From an optimization exercise on the open Yosys and OpenROAD flow, aimed at small area; shortcuts taken in it are not production practice. Only simulation tests tie the RTL to the original design; equivalence was not proved. Not every run is shown, and edits may drop behaviour that the tests do not exercise.

## flow/design.v in outline (module list and top-level ports)
// module audio_fx: 1213 lines
// module fa_cell: 4 lines
// module ha_cell: 4 lines
module audio_fx(
	input CLK,
	input rst,
	input key3,
	input key2,
	input [9:0] SW,
	input signed [15:0] leftSampleIn,
	input signed [15:0] rightSampleIn,
	output logic signed [15:0] leftSampleOut,
	output logic signed [15:0] rightSampleOut
	);
  // ...
==> flow/run.sh <==
#!/bin/bash
# synth_recipe.tcl (not shown) runs the flow's synth.tcl, then flattens the netlist and writes it again
# the make line also repeats each setting of config.mk as NAME=value (left out here)
make -C /OpenROAD-flow-scripts/flow DESIGN_CONFIG=/design/flow/config.mk WORK_HOME=/design/flow/orfs CLKGATE_MAP_FILE= SYNTH_SCRIPT=/design/flow/synth_recipe.tcl finish
==> flow/config.mk <==
export PLATFORM = sky130hd
export DESIGN_NAME = audio_fx
export DESIGN_NICKNAME = audio_fx
export VERILOG_FILES = /design/flow/design.v
export SDC_FILE = /design/flow/constraint.sdc
export NUM_CORES = 4
export LEC_CHECK = 0
export ABC_AREA = 1
export CAP_MARGIN = 20
export CORE_MARGIN = 2
export CORE_UTILIZATION = 40
export SLEW_MARGIN = 20
export SYNTH_HIERARCHICAL = 1
export SYNTH_MINIMUM_KEEP_SIZE = 0
==> flow/constraint.sdc <==
create_clock -name core_clock -period 200.0 [get_ports {CLK}]
set_input_delay 40.0000 -clock core_clock [delete_from_list [all_inputs] [get_ports {CLK}]]
set_output_delay 40.0000 -clock core_clock [all_outputs]
set_load 0.01 [all_outputs]
run_1/metal_density.png
Drawn at 1.5 px/um. 28 x 28 tiles, from black (low) to pale yellow (high), scaled to the fullest tile. Values are wire area over tile area, all layers added.
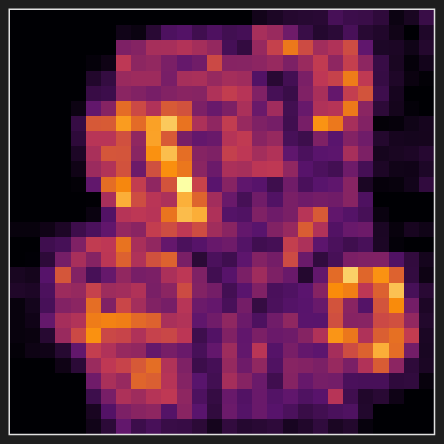
fullest tile = 0.64
tiles over half the peak = 15%
nearly empty tiles = 18%
average wire per standard cell: 17.51 um
Total GRT Usage: 0.2255
total number of vias: 26910
Detailed Route WL: 86880 um

run_1/flops_by_reg.png
Drawn at 1.5 px/um.
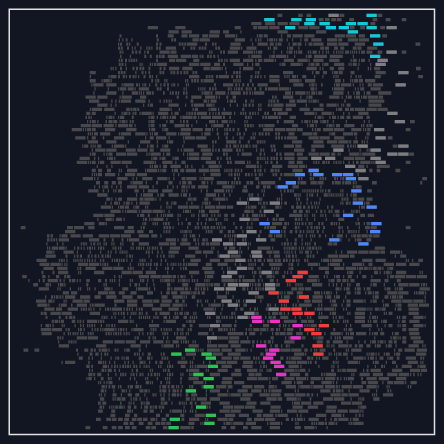
cyan -> rightSampleOut  # placed flops 16, where north-east
red -> s_cnt1  # placed flops 15
blue -> tr_cnt  # placed flops 18, where east
green -> thr  # placed flops 14, where south
magenta -> note  # placed flops 12

run_1/clk_routes.png
Drawn at 1.5 px/um.
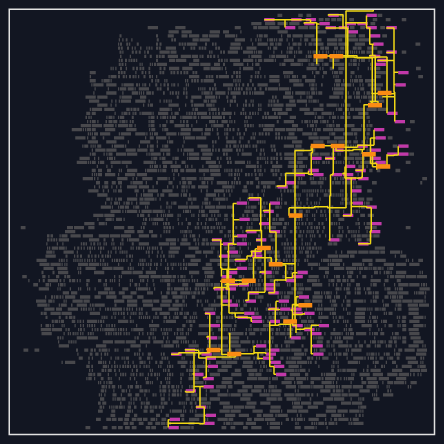
orange -> clock drivers  # count 17
magenta -> flip-flops  # count 135
yellow -> clock wires  # length 2320 um
routed clock nets = 18

==> impl_metrics.toml, run 1 <==
[run_status]
status = "complete, no violations"

[global_routing]
grt_pass1_wl_um = 144800
antenna_found_initial = 0
use_met2 = 0.3698
grt_pass1_vias = 27010
grt_util_met1 = 0.3140
grt_max_degree = 65

[synthesis]
synth_edf_count = 0
syn-cell-area_sq_um = 31010
synthArstFlopShare = 0
synth-xor-area-share = 0.009320
synth_compound_gate_area_share = 0.1438
synth_flop_cell = "dfxtp_1"
yosysWarnings = 7
synth_top_area_share = 0.3847
synth_seq_cells = 135
synth_area_per_cell_sq_um = 7.875
syn_inst = 3938
synth_most_common_cell = "nand2_1"

[cells_and_area]
diodes = 0
layout.nets = 4718
layout_common_cells = "1019 x nand2_1, 596 x fa_1, 513 x inv_1, 274 x nand3_1, 253 x nor2_1"
final_common_cell = "nand2_1"
multi_input_cells = 3102
area_growth_pct = 7.617
seq_area_sq_um = 2703
buf_share = 0.03307
clock_cell_area_share = 0.01702
instances_no_fill = 4961

[clock_tree]
clock_tree.buffer_depth = 2
cts.repair.resized = 0
root_buffer = "clkbuf_16"
clk_latency_ps = 440
clkSlewWorstSetupHoldPaths_ps = 60
post_cts_buffers = 0
cts_num_sinks = 135
htreeDepth = 4

[sta]
fmax_mhz = 13.07
worst_pin_slew_ps = 1050
slew_violations = 0
fin_ws_ps = 123480
tns_ps = 0
hold-worst-slack_ps = 468.2
setup_viol = 0

[critical_path]
reg2reg_slack_ps = 163410
max_stage_delay_ps = 640
end_kind = "register"
critPathTopFamily = "adder cells"
slowest_stage = "fa_1"
crit_buf_inv = 13
path_class = "input pin to register"
cp_data_arrival_time_ps = 76810
crit_required_ps = 200290
cp_max_fo = 33

[min_path]
min_path_cells = 2
min-delay-path-class = "register to register"

[floorplan]
core_sq_um = 77080
fp.dieW_um = 282.4
rows = 102
tap_cells = 1040

[place]
io_buffers = 74
dp_hpwl_um = 68710

[routing]
route.met3.wl_um = 4022
wl_met1_um = 39680
top_layer = "met4"

[flow_run]
cap_viol_max_count = 0
run_1/io_fan.png
Drawn at 2 px/um.
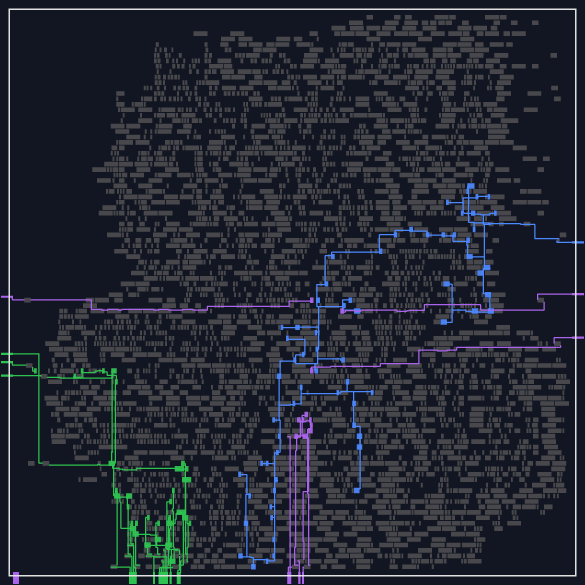

## Run 2: large edit since run 1, in outline
flow/design.v: 1221 -> 2277 lines; modules unchanged: 2
  audio_fx: edited, 1213 -> 2266 lines
  r4seln: new, 3 lines
==> module r4seln as of run 2 <==
module r4seln(input d1, input d2, input d3, input a, input b, input c, output yn);
	assign yn = ~((d1 & a) | (d2 & b) | (d3 & c));
endmodule
--- a/flow/config.mk
+++ b/flow/config.mk
@@ -6,5 +6,4 @@
 export NUM_CORES = 4
 export LEC_CHECK = 0
-export ABC_AREA = 1
 export CAP_MARGIN = 20
 export CORE_MARGIN = 2
run_2/io_fan.png
Drawn at 2 px/um.
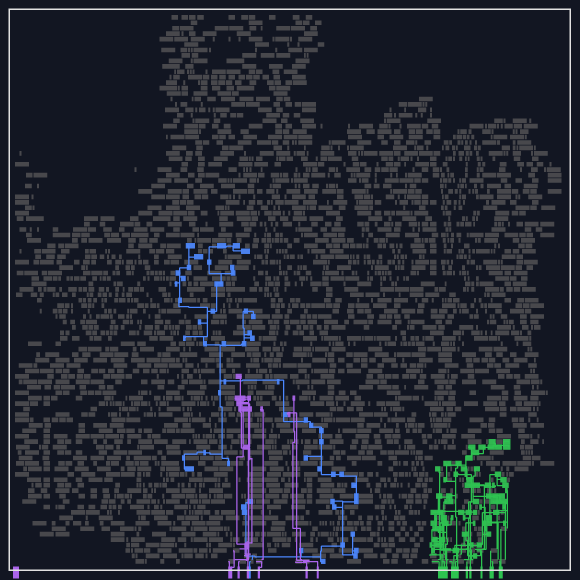
blue -> rst  # bits 1, direction input, edge south, end cells 55, buffers 2, wire 616 um
green -> leftSampleIn  # bits 16, direction input, edge south, end cells 75, buffers 17, wire 1000 um
I/O Buffers: 74
Ports: 78

run_2/flops_by_reg.png
Drawn at 1.5 px/um.
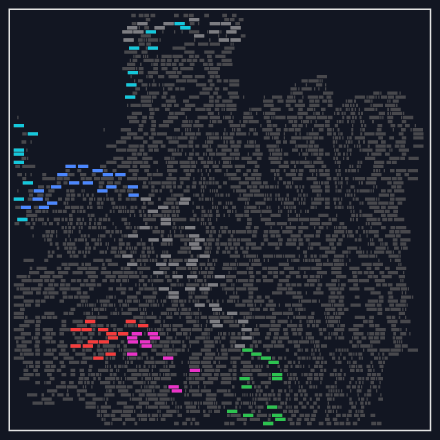
red -> s_cnt1  # placed flops 15, where south-west
blue -> tr_cnt  # placed flops 18, where west
cyan -> rightSampleOut  # placed flops 16
green -> thr  # placed flops 14, where south
magenta -> note  # placed flops 12
not coloured = 60
Layout Utilization: 0.4411
Sequential Area: 2703 sq um
Seq area share: 0.08107

==> run 2 against run 1 <==
Sequential share of layout area about the same. Critical endpoint is now rightSampleOut[15]. First-iteration DRC count is 100% higher. Critical path depth grew 24. Cell area down 0.11%. Synthesized area shrank 1.9%. Via count down 4.7%. Wire length fell by 1.9%. Critical path type unchanged. Register-to-register slack lost 2400 ps. Clock skew rose by 6.1 ps. Utilization grew 0.82 points.
==> impl_metrics.toml, run 2 <==
[critical_path]
cp_data_arrival_time_ps = 79050
max_stage_delay_ps = 900
reg2reg_slack_ps = 160980
cp_max_fo = 43
path_class = "input pin to register"
critPathTopFamily = "adder cells"
slowest_stage = "o21ai_0"

[floorplan]
core_sq_um = 75570
tap_cells = 978
rows = 101
fp.dieW_um = 279.8

[cells_and_area]
layout.nets = 3971
area_growth_pct = 9.601
diodes = 1
layout_common_cells = "575 x fa_1, 405 x a222oi_1, 384 x inv_1, 231 x nand2_1, 177 x ha_1"
final_common_cell = "fa_1"
clock_cell_area_share = 0.01696
multi_input_cells = 2474
buf_share = 0.04068
instances_no_fill = 4165

[routing]
top_layer = "met4"
routed-via-count = 25650
wire_per_inst_um = 20.47
route.met3.wl_um = 5416

[flow_run]
cap_viol_max_count = 0

[global_routing]
grt_pass1_wl_um = 142400
antenna_found_initial = 1
grt_util_met1 = 0.3138
use_met2 = 0.3692
grt_max_degree = 71
grt_usage = 0.2229

[synthesis]
synth_compound_gate_area_share = 0.2347
synth_area_per_cell_sq_um = 9.904
synth_top_area_share = 0.3784
yosysWarnings = 7
synth_edf_count = 0
synth_seq_cells = 135
syn_inst = 3071
synth-xor-area-share = 0.02102

[place]
dp_hpwl_um = 64520

[sta]
fin_ws_ps = 121280
worst_pin_slew_ps = 1128
hold-worst-slack_ps = 466.0
setup_viol = 0
slew_violations = 0
tns_ps = 0

[clock_tree]
htreeDepth = 4
post_cts_buffers = 0
cts.repair.resized = 0
clock_tree.buffer_depth = 2

[run_status]
status = "complete, no violations"

[min_path]
min_path_cells = 2
min-delay-path-class = "register to register"
run_2/metal_density.png
Drawn at 1.5 px/um. 28 x 28 tiles, from black (low) to pale yellow (high), scaled to the fullest tile. Values are wire area over tile area, all layers added.
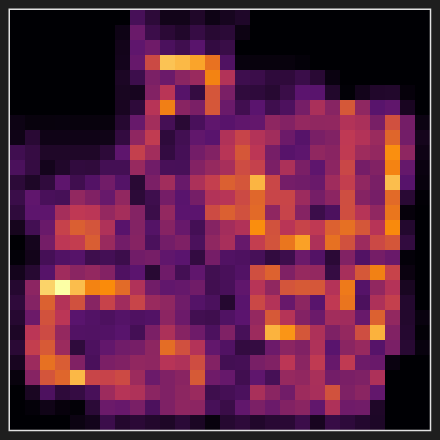

## Run 3: large edit since run 2, in outline
flow/design.v: 2277 -> 2214 lines; modules unchanged: 3
  audio_fx: edited, 2266 -> 2203 lines
run_3/metal_density.png
Drawn at 1.5 px/um. 28 x 28 tiles, from black (low) to pale yellow (high), scaled to the fullest tile. Values are wire area over tile area, all layers added.
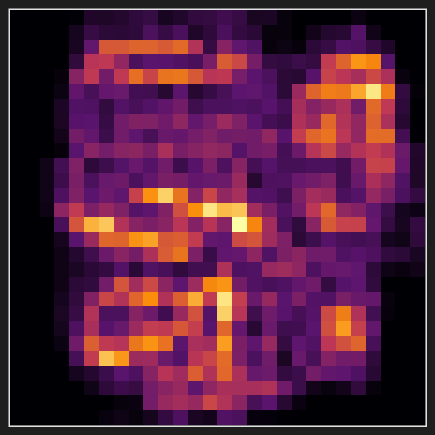
tiles over half the peak = 14%
nearly empty tiles = 21%
mean over tiles = 0.17
fullest tile = 0.66
average wire per standard cell: 19.15 um
Total GRT Usage: 0.2050
Detailed Route WL: 77650 um
total number of vias: 24890

run_3/io_fan.png
Drawn at 2 px/um.
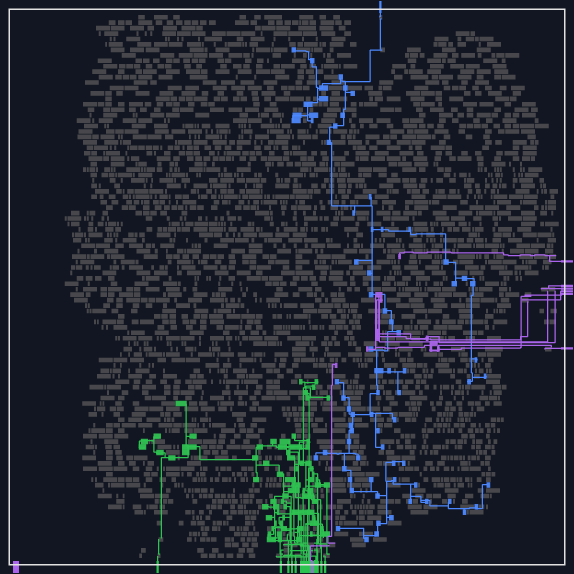
blue -> rst  # bits 1, direction input, edge north, end cells 73, buffers 2, wire 898 um
green -> leftSampleIn  # bits 16, direction input, edge south, end cells 82, buffers 17, wire 1280 um

==> run 3 against run 2 <==
Worst hold slack worse by 1.6 ps. Clock skew down 2.4 ps. First-iteration DRC count down 1.5%. Non-clock buffer count up 6. Sequential cell count unchanged. Highest routed layer unchanged. Maximum frequency down 0.43%. Critical path type unchanged. Sequential share of layout area up 0.20 points. Final cell count down 2.7%.
==> impl_metrics.toml, run 3 <==
[synthesis]
synth_area_per_cell_sq_um = 9.883
synth_seq_cells = 135
syn_inst = 3016
synth_top_area_share = 0.3822
yosys-top-cells-count = "569 x fa_1, 370 x inv_1, 365 x a222oi_1"
synth_top_family_by_area = "adder cells"
synth_flop_cell = "dfxtp_1"
synth_most_common_cell = "fa_1"
synth-xor-area-share = 0.03644
synth_edf_count = 0
yosysWarnings = 7
syn-cell-area_sq_um = 29810
synth_compound_gate_area_share = 0.2064

[floorplan]
start_util = 0.4024
fp.dieW_um = 277.0
tap_cells = 969
dieArea_sq_um = 76720
ioPinCount = 78
core_sq_um = 74070
rows = 100
die_y_um = 277.0

[cells_and_area]
largest_register_ffs = 18
buf_share = 0.04343
design_area_sq_um = 32550
diodes = 0
layout_common_cells = "569 x fa_1, 370 x inv_1, 365 x a222oi_1, 210 x nand2_1, 176 x ha_1"
multiInputGateArea_sq_um = 25290
seq_area_sq_um = 2703
fin_util = 0.4395
seq_share = 0.08302
layout.nets = 3863
instances_no_fill = 4054
multi_input_cells = 2384
n_all_inverters = 370
final_common_cell = "fa_1"
area_growth_pct = 9.210
clock_cell_area_share = 0.01668
nClkBuffers = 19

[global_routing]
use_met2 = 0.3338
grt_pass1_wl_um = 130500
antenna_found_initial = 0
use_met3 = 0.02877
grt_util_met1 = 0.2789
grt_max_degree = 74

[clock_tree]
root_buffer = "clkbuf_16"
clock_tree.buffer_depth = 2
htreeDepth = 4
post_cts_buffers = 0
clk_latency_ps = 470
cts.repair.resized = 0
tritoncts = "built"

[run_status]
status = "complete, no violations"

[critical_path]
cp_data_arrival_time_ps = 79420
start_kind = "input pin"
reg2reg_slack_ps = 160700
max_stage_delay_ps = 740
crit_required_ps = 200370
slowest_stage = "o31ai_1"
end_kind = "register"
path_class = "input pin to register"
cp_max_fo = 54
critPathTopFamily = "adder cells"

[flow_run]
cap_viol_max_count = 0

[place]
dp_hpwl_um = 58050
io_buffers = 74
placed_cell_area_sq_um = 31980
gp_congestion = 0.8740
dp_slack_ps = 120600

[sta]
hold_violations = 0
hold-worst-slack_ps = 464.4
fin_crit_ps = 79060
tns_ps = 0
fin_ws_ps = 120940
worst_pin_slew_ps = 1146
fmax_mhz = 12.65
setup_viol = 0
slew_violations = 0
finalCritPeriodShare = 0.3953

[routing]
avgViaCountPerCell = 6.141
route.met3.wl_um = 5421
wl_met2_um = 36960
top_layer = "met4"
first_pass_iters = 15
drc = 0

[min_path]
min-delay-path-class = "register to register"
min_path_cells = 2
run_3/congestion.png
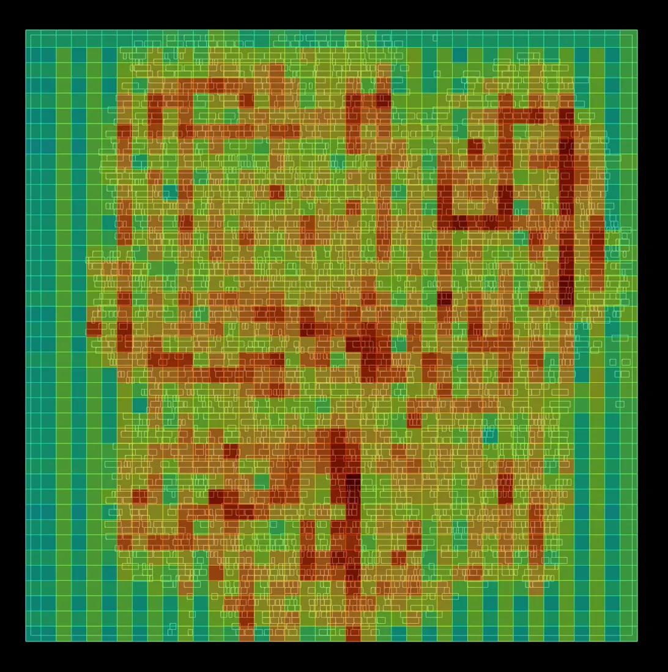

==> run 4, diff against run 3 <==
--- a/flow/config.mk
+++ b/flow/config.mk
@@ -8,6 +8,7 @@
 export CAP_MARGIN = 20
 export CORE_MARGIN = 2
 export CORE_UTILIZATION = 40
+export CTS_BUF_LIST = sky130_fd_sc_hd__clkbuf_8
 export SLEW_MARGIN = 20
 export SYNTH_HIERARCHICAL = 1
 export SYNTH_MINIMUM_KEEP_SIZE = 0
run_4/congestion.png
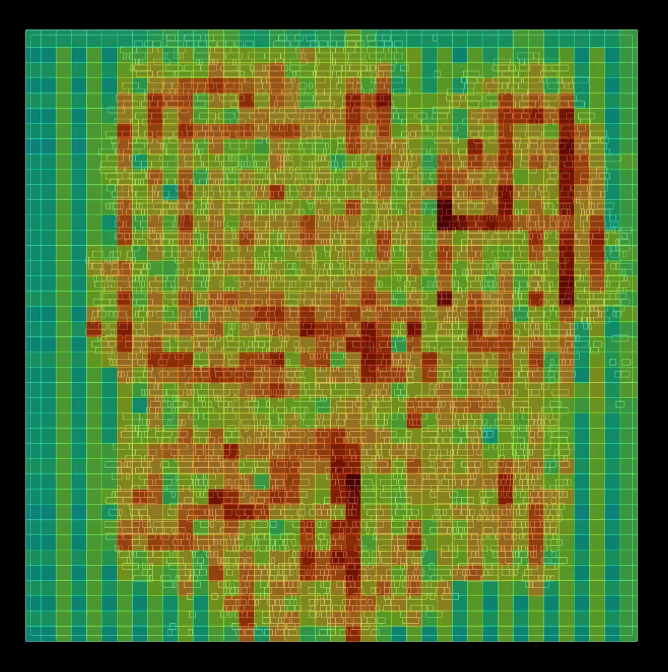
Layout Utilization: 0.4369
met3 Use GR: 0.02860
GRT met1 Usage: 0.2789

==> run 4 against run 3 <==
Synthesized area is the same. Critical path depth is the same. Worst hold slack gained 3.3 ps. Final cell count is essentially flat.
==> impl_metrics.toml, run 4 <==
[run_status]
status = "complete, no violations"

[critical_path]
critPathTopFamily = "adder cells"
crit_required_ps = 200420
slowest_stage = "o31ai_1"
cp_data_arrival_time_ps = 79410
max_stage_delay_ps = 730
path_class = "input pin to register"
reg2reg_slack_ps = 160690
end_kind = "register"
start_kind = "input pin"

[flow_run]
cap_viol_max_count = 0

[global_routing]
grt_usage = 0.2049
grt_max_degree = 74
use_met2 = 0.3342

[sta]
hold-worst-slack_ps = 467.7
fin_ws_ps = 121010
tns_ps = 0
fmax_mhz = 12.66
fin_crit_ps = 78990
finalCritPeriodShare = 0.3949
worst_pin_slew_ps = 1103
slew_violations = 0
hold_violations = 0
setup_viol = 0

[cells_and_area]
final_common_cell = "fa_1"
n_all_inverters = 370
largest_register_ffs = 18
clock_cell_area_share = 0.01086
instances_no_fill = 4055
buf_share = 0.04369
design_area_sq_um = 32360
seq_area_sq_um = 2703
nClkBuffers = 18
layout.nets = 3863
multiInputGateArea_sq_um = 25290
area_growth_pct = 8.576
multi_input_cells = 2384

[synthesis]
synth_most_common_cell = "fa_1"
synth-xor-area-share = 0.03644
synth_seq_cells = 135
synth_area_per_cell_sq_um = 9.883
syn_inst = 3016
syn-cell-area_sq_um = 29810
synth_top_area_share = 0.3822
synth_top_family_by_area = "adder cells"
synth_flop_cell = "dfxtp_1"
synth_edf_count = 0
yosys.area_share.simple = 0.1101
synth_area_leader_cell = "fa_1"
synth_compound_gate_area_share = 0.2064
yosys-top-cells-count = "569 x fa_1, 370 x inv_1, 365 x a222oi_1"
yosysWarnings = 7

[clock_tree]
htreeDepth = 4
clock_tree.buffer_depth = 2
post_cts_buffers = 0
clk_latency_ps = 520
tritoncts = "built"
cts_num_sinks = 135

[routing]
drc = 0
top_layer = "met4"
wl_um = 77510
route.met3.wl_um = 5289
first_pass_iters = 17

[floorplan]
fp.dieW_um = 277.0
die_y_um = 277.0
rows = 100
tap_cells = 969
start_util = 0.4024
dieArea_sq_um = 76720

[min_path]
min_path_cells = 2
min-delay-path-class = "register to register"

[place]
io_buffers = 74
dp_slack_ps = 120600
placed_cell_area_sq_um = 31980
run_4/metal_density.png
Drawn at 1.5 px/um. 28 x 28 tiles, from black (low) to pale yellow (high), scaled to the fullest tile. Values are wire area over tile area, all layers added.
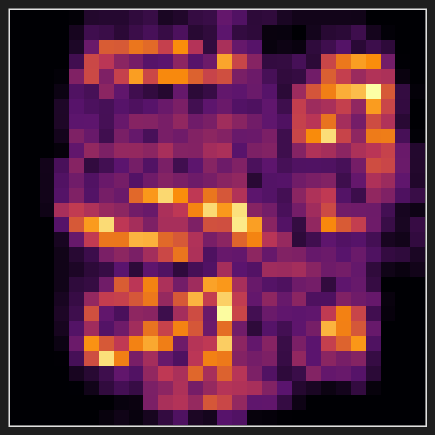
tiles over half the peak = 17%
mean over tiles = 0.17
nearly empty tiles = 20%
fullest tile = 0.61

run_4/io_fan.png
Drawn at 2 px/um.
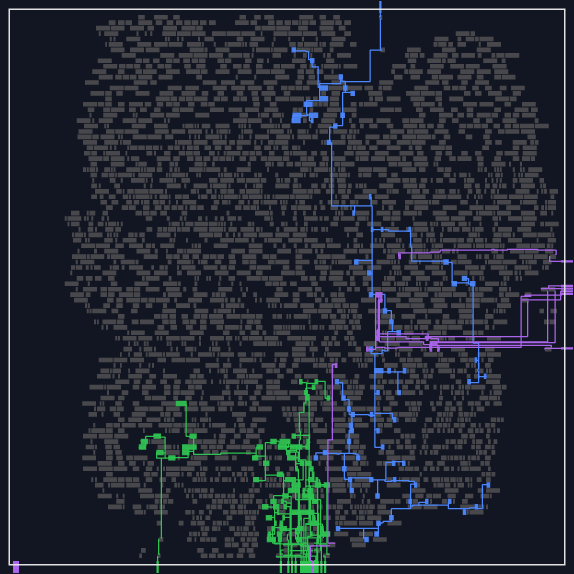

==> run 5, diff against run 4 <==
==> flow/flow/run.sh (new file) <==
#!/bin/bash
set -e
export BUFFER_PORTS_ARGS="-buffer_cell sky130_fd_sc_hd__buf_1"
bash standard.sh > standard.log 2>&1
==> flow/standard.sh (new file) <==
#!/bin/bash
# synth_recipe.tcl (not shown) runs the flow's synth.tcl, then flattens the netlist and writes it again
# the make line also repeats each setting of config.mk as NAME=value (left out here)
make -C /OpenROAD-flow-scripts/flow DESIGN_CONFIG=/design/flow/config.mk WORK_HOME=/design/flow/orfs CLKGATE_MAP_FILE= SYNTH_SCRIPT=/design/flow/synth_recipe.tcl "${@:-finish}"
removed: flow/run.sh
run_5/io_fan.png
Drawn at 2 px/um.
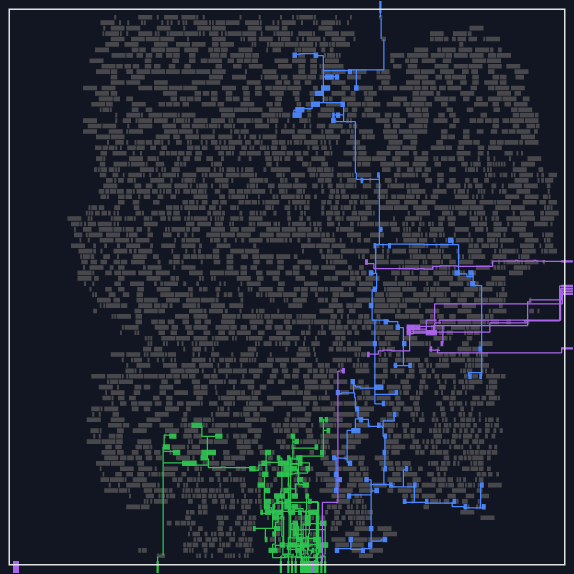
green -> leftSampleIn  # bits 16, direction input, edge south, end cells 82, buffers 17, wire 1160 um
blue -> rst  # bits 1, direction input, edge north, end cells 73, buffers 2, wire 876 um

run_5/clk_routes.png
Drawn at 1.5 px/um.
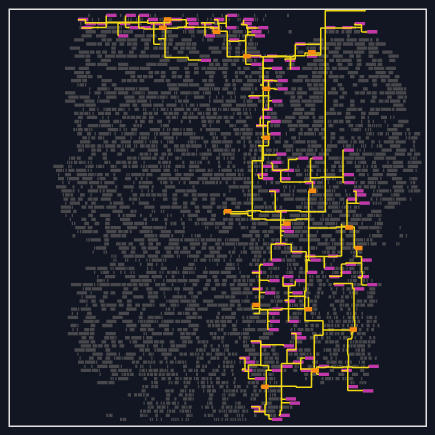
yellow -> clock wires  # length 2450 um
magenta -> flip-flops  # count 135
orange -> clock drivers  # count 17
routed clock nets = 18
Skew-Pair Late Insertion Delay: 530 ps
Fin Clk Skew: 24.43 ps

==> run 5 against run 4 <==
Still clean on timing, DRC and antenna. Non-clock buffer count down 1. Synthesized area stayed put. Synthesized cell count stayed put. Largest cell class unchanged.
==> impl_metrics.toml, run 5 <==
[cells_and_area]
seq_area_sq_um = 2703
area_growth_pct = 7.388
largest_register_ffs = 18
design_area_sq_um = 32010
multi_input_cells = 2384
fin_util = 0.4321
final_common_cell = "fa_1"
multiInputGateArea_sq_um = 25280

[floorplan]
rows = 100
dieArea_sq_um = 76720
die_y_um = 277.0
tap_cells = 969
start_util = 0.4024

[critical_path]
cp_data_arrival_time_ps = 79560
max_stage_delay_ps = 690
end_kind = "register"
reg2reg_slack_ps = 160400
slowest_stage = "fa_1"
critPathTopFamily = "adder cells"

[global_routing]
grt_usage = 0.2087
grt_util_met1 = 0.2838
use_met3 = 0.02514
grt_pass1_vias = 25330
grt_max_degree = 74
use_met2 = 0.3514

[routing]
first_pass_iters = 15
route.met3.wl_um = 5136
drc = 0
top_layer = "met4"
wl_um = 77850

[flow_run]
cap_viol_max_count = 0

[sta]
fmax_mhz = 12.64
setup_viol = 0
worst_pin_slew_ps = 1150
tns_ps = 0
hold_violations = 0
fin_crit_ps = 79130
fin_ws_ps = 120870
hold-worst-slack_ps = 462.5
finalCritPeriodShare = 0.3957

[place]
placed_cell_area_sq_um = 31520
io_buffers = 74
dp_slack_ps = 120340

[clock_tree]
htreeDepth = 4
clock_tree.buffer_depth = 2
cts_num_sinks = 135

[synthesis]
synth_flop_cell = "dfxtp_1"
syn_inst = 3016
synth_top_family_by_area = "adder cells"
synth_area_leader_cell = "fa_1"
synth-xor-area-share = 0.03644
synth_top_area_share = 0.3822
synth_area_per_cell_sq_um = 9.883
yosysWarnings = 7
synth_seq_cells = 135
syn-cell-area_sq_um = 29810
synth_most_common_cell = "fa_1"

[run_status]
status = "complete, no violations"

[min_path]
min-delay-path-class = "register to register"

## afterwards: timing with drivers on the ports
In the flow no input, the clock included, has a driving cell. The finished layouts below were timed again as built, in two steps. Step 1 (the two cells are an assumption about what drives the block):
set clk [get_ports {CLK}]
set_driving_cell -lib_cell sky130_fd_sc_hd__clkbuf_16 $clk
set_driving_cell -lib_cell sky130_fd_sc_hd__buf_2 [delete_from_list [all_inputs] $clk]
Step 2 times the ports against the registers' clock, not the clock port: input delays grow and output delays shrink by t, the midpoint of the rising clock arrivals with the driver on. Three values: ideal ports, drivers, drivers and shift; two values: the first two.
run	shift t [ns]	setup WS [ns]	worst slew at a driven data input, ns
run 1	0.493	123.477 / 123.507 / 123.013	0.07
run 2	0.498	121.280 / 121.265 / 120.766	0.10
run 3	0.522	120.942 / 120.984 / 120.462	0.04
run 4	0.567	121.010 / 121.047 / 120.480	0.04
run 5	0.578	120.870 / 120.910 / 120.332	0.09
After both steps every run listed still meets setup and hold. The setup slack of run 5, which loses most, moves by +0.040 ns with the drivers and by -0.538 ns with both steps.
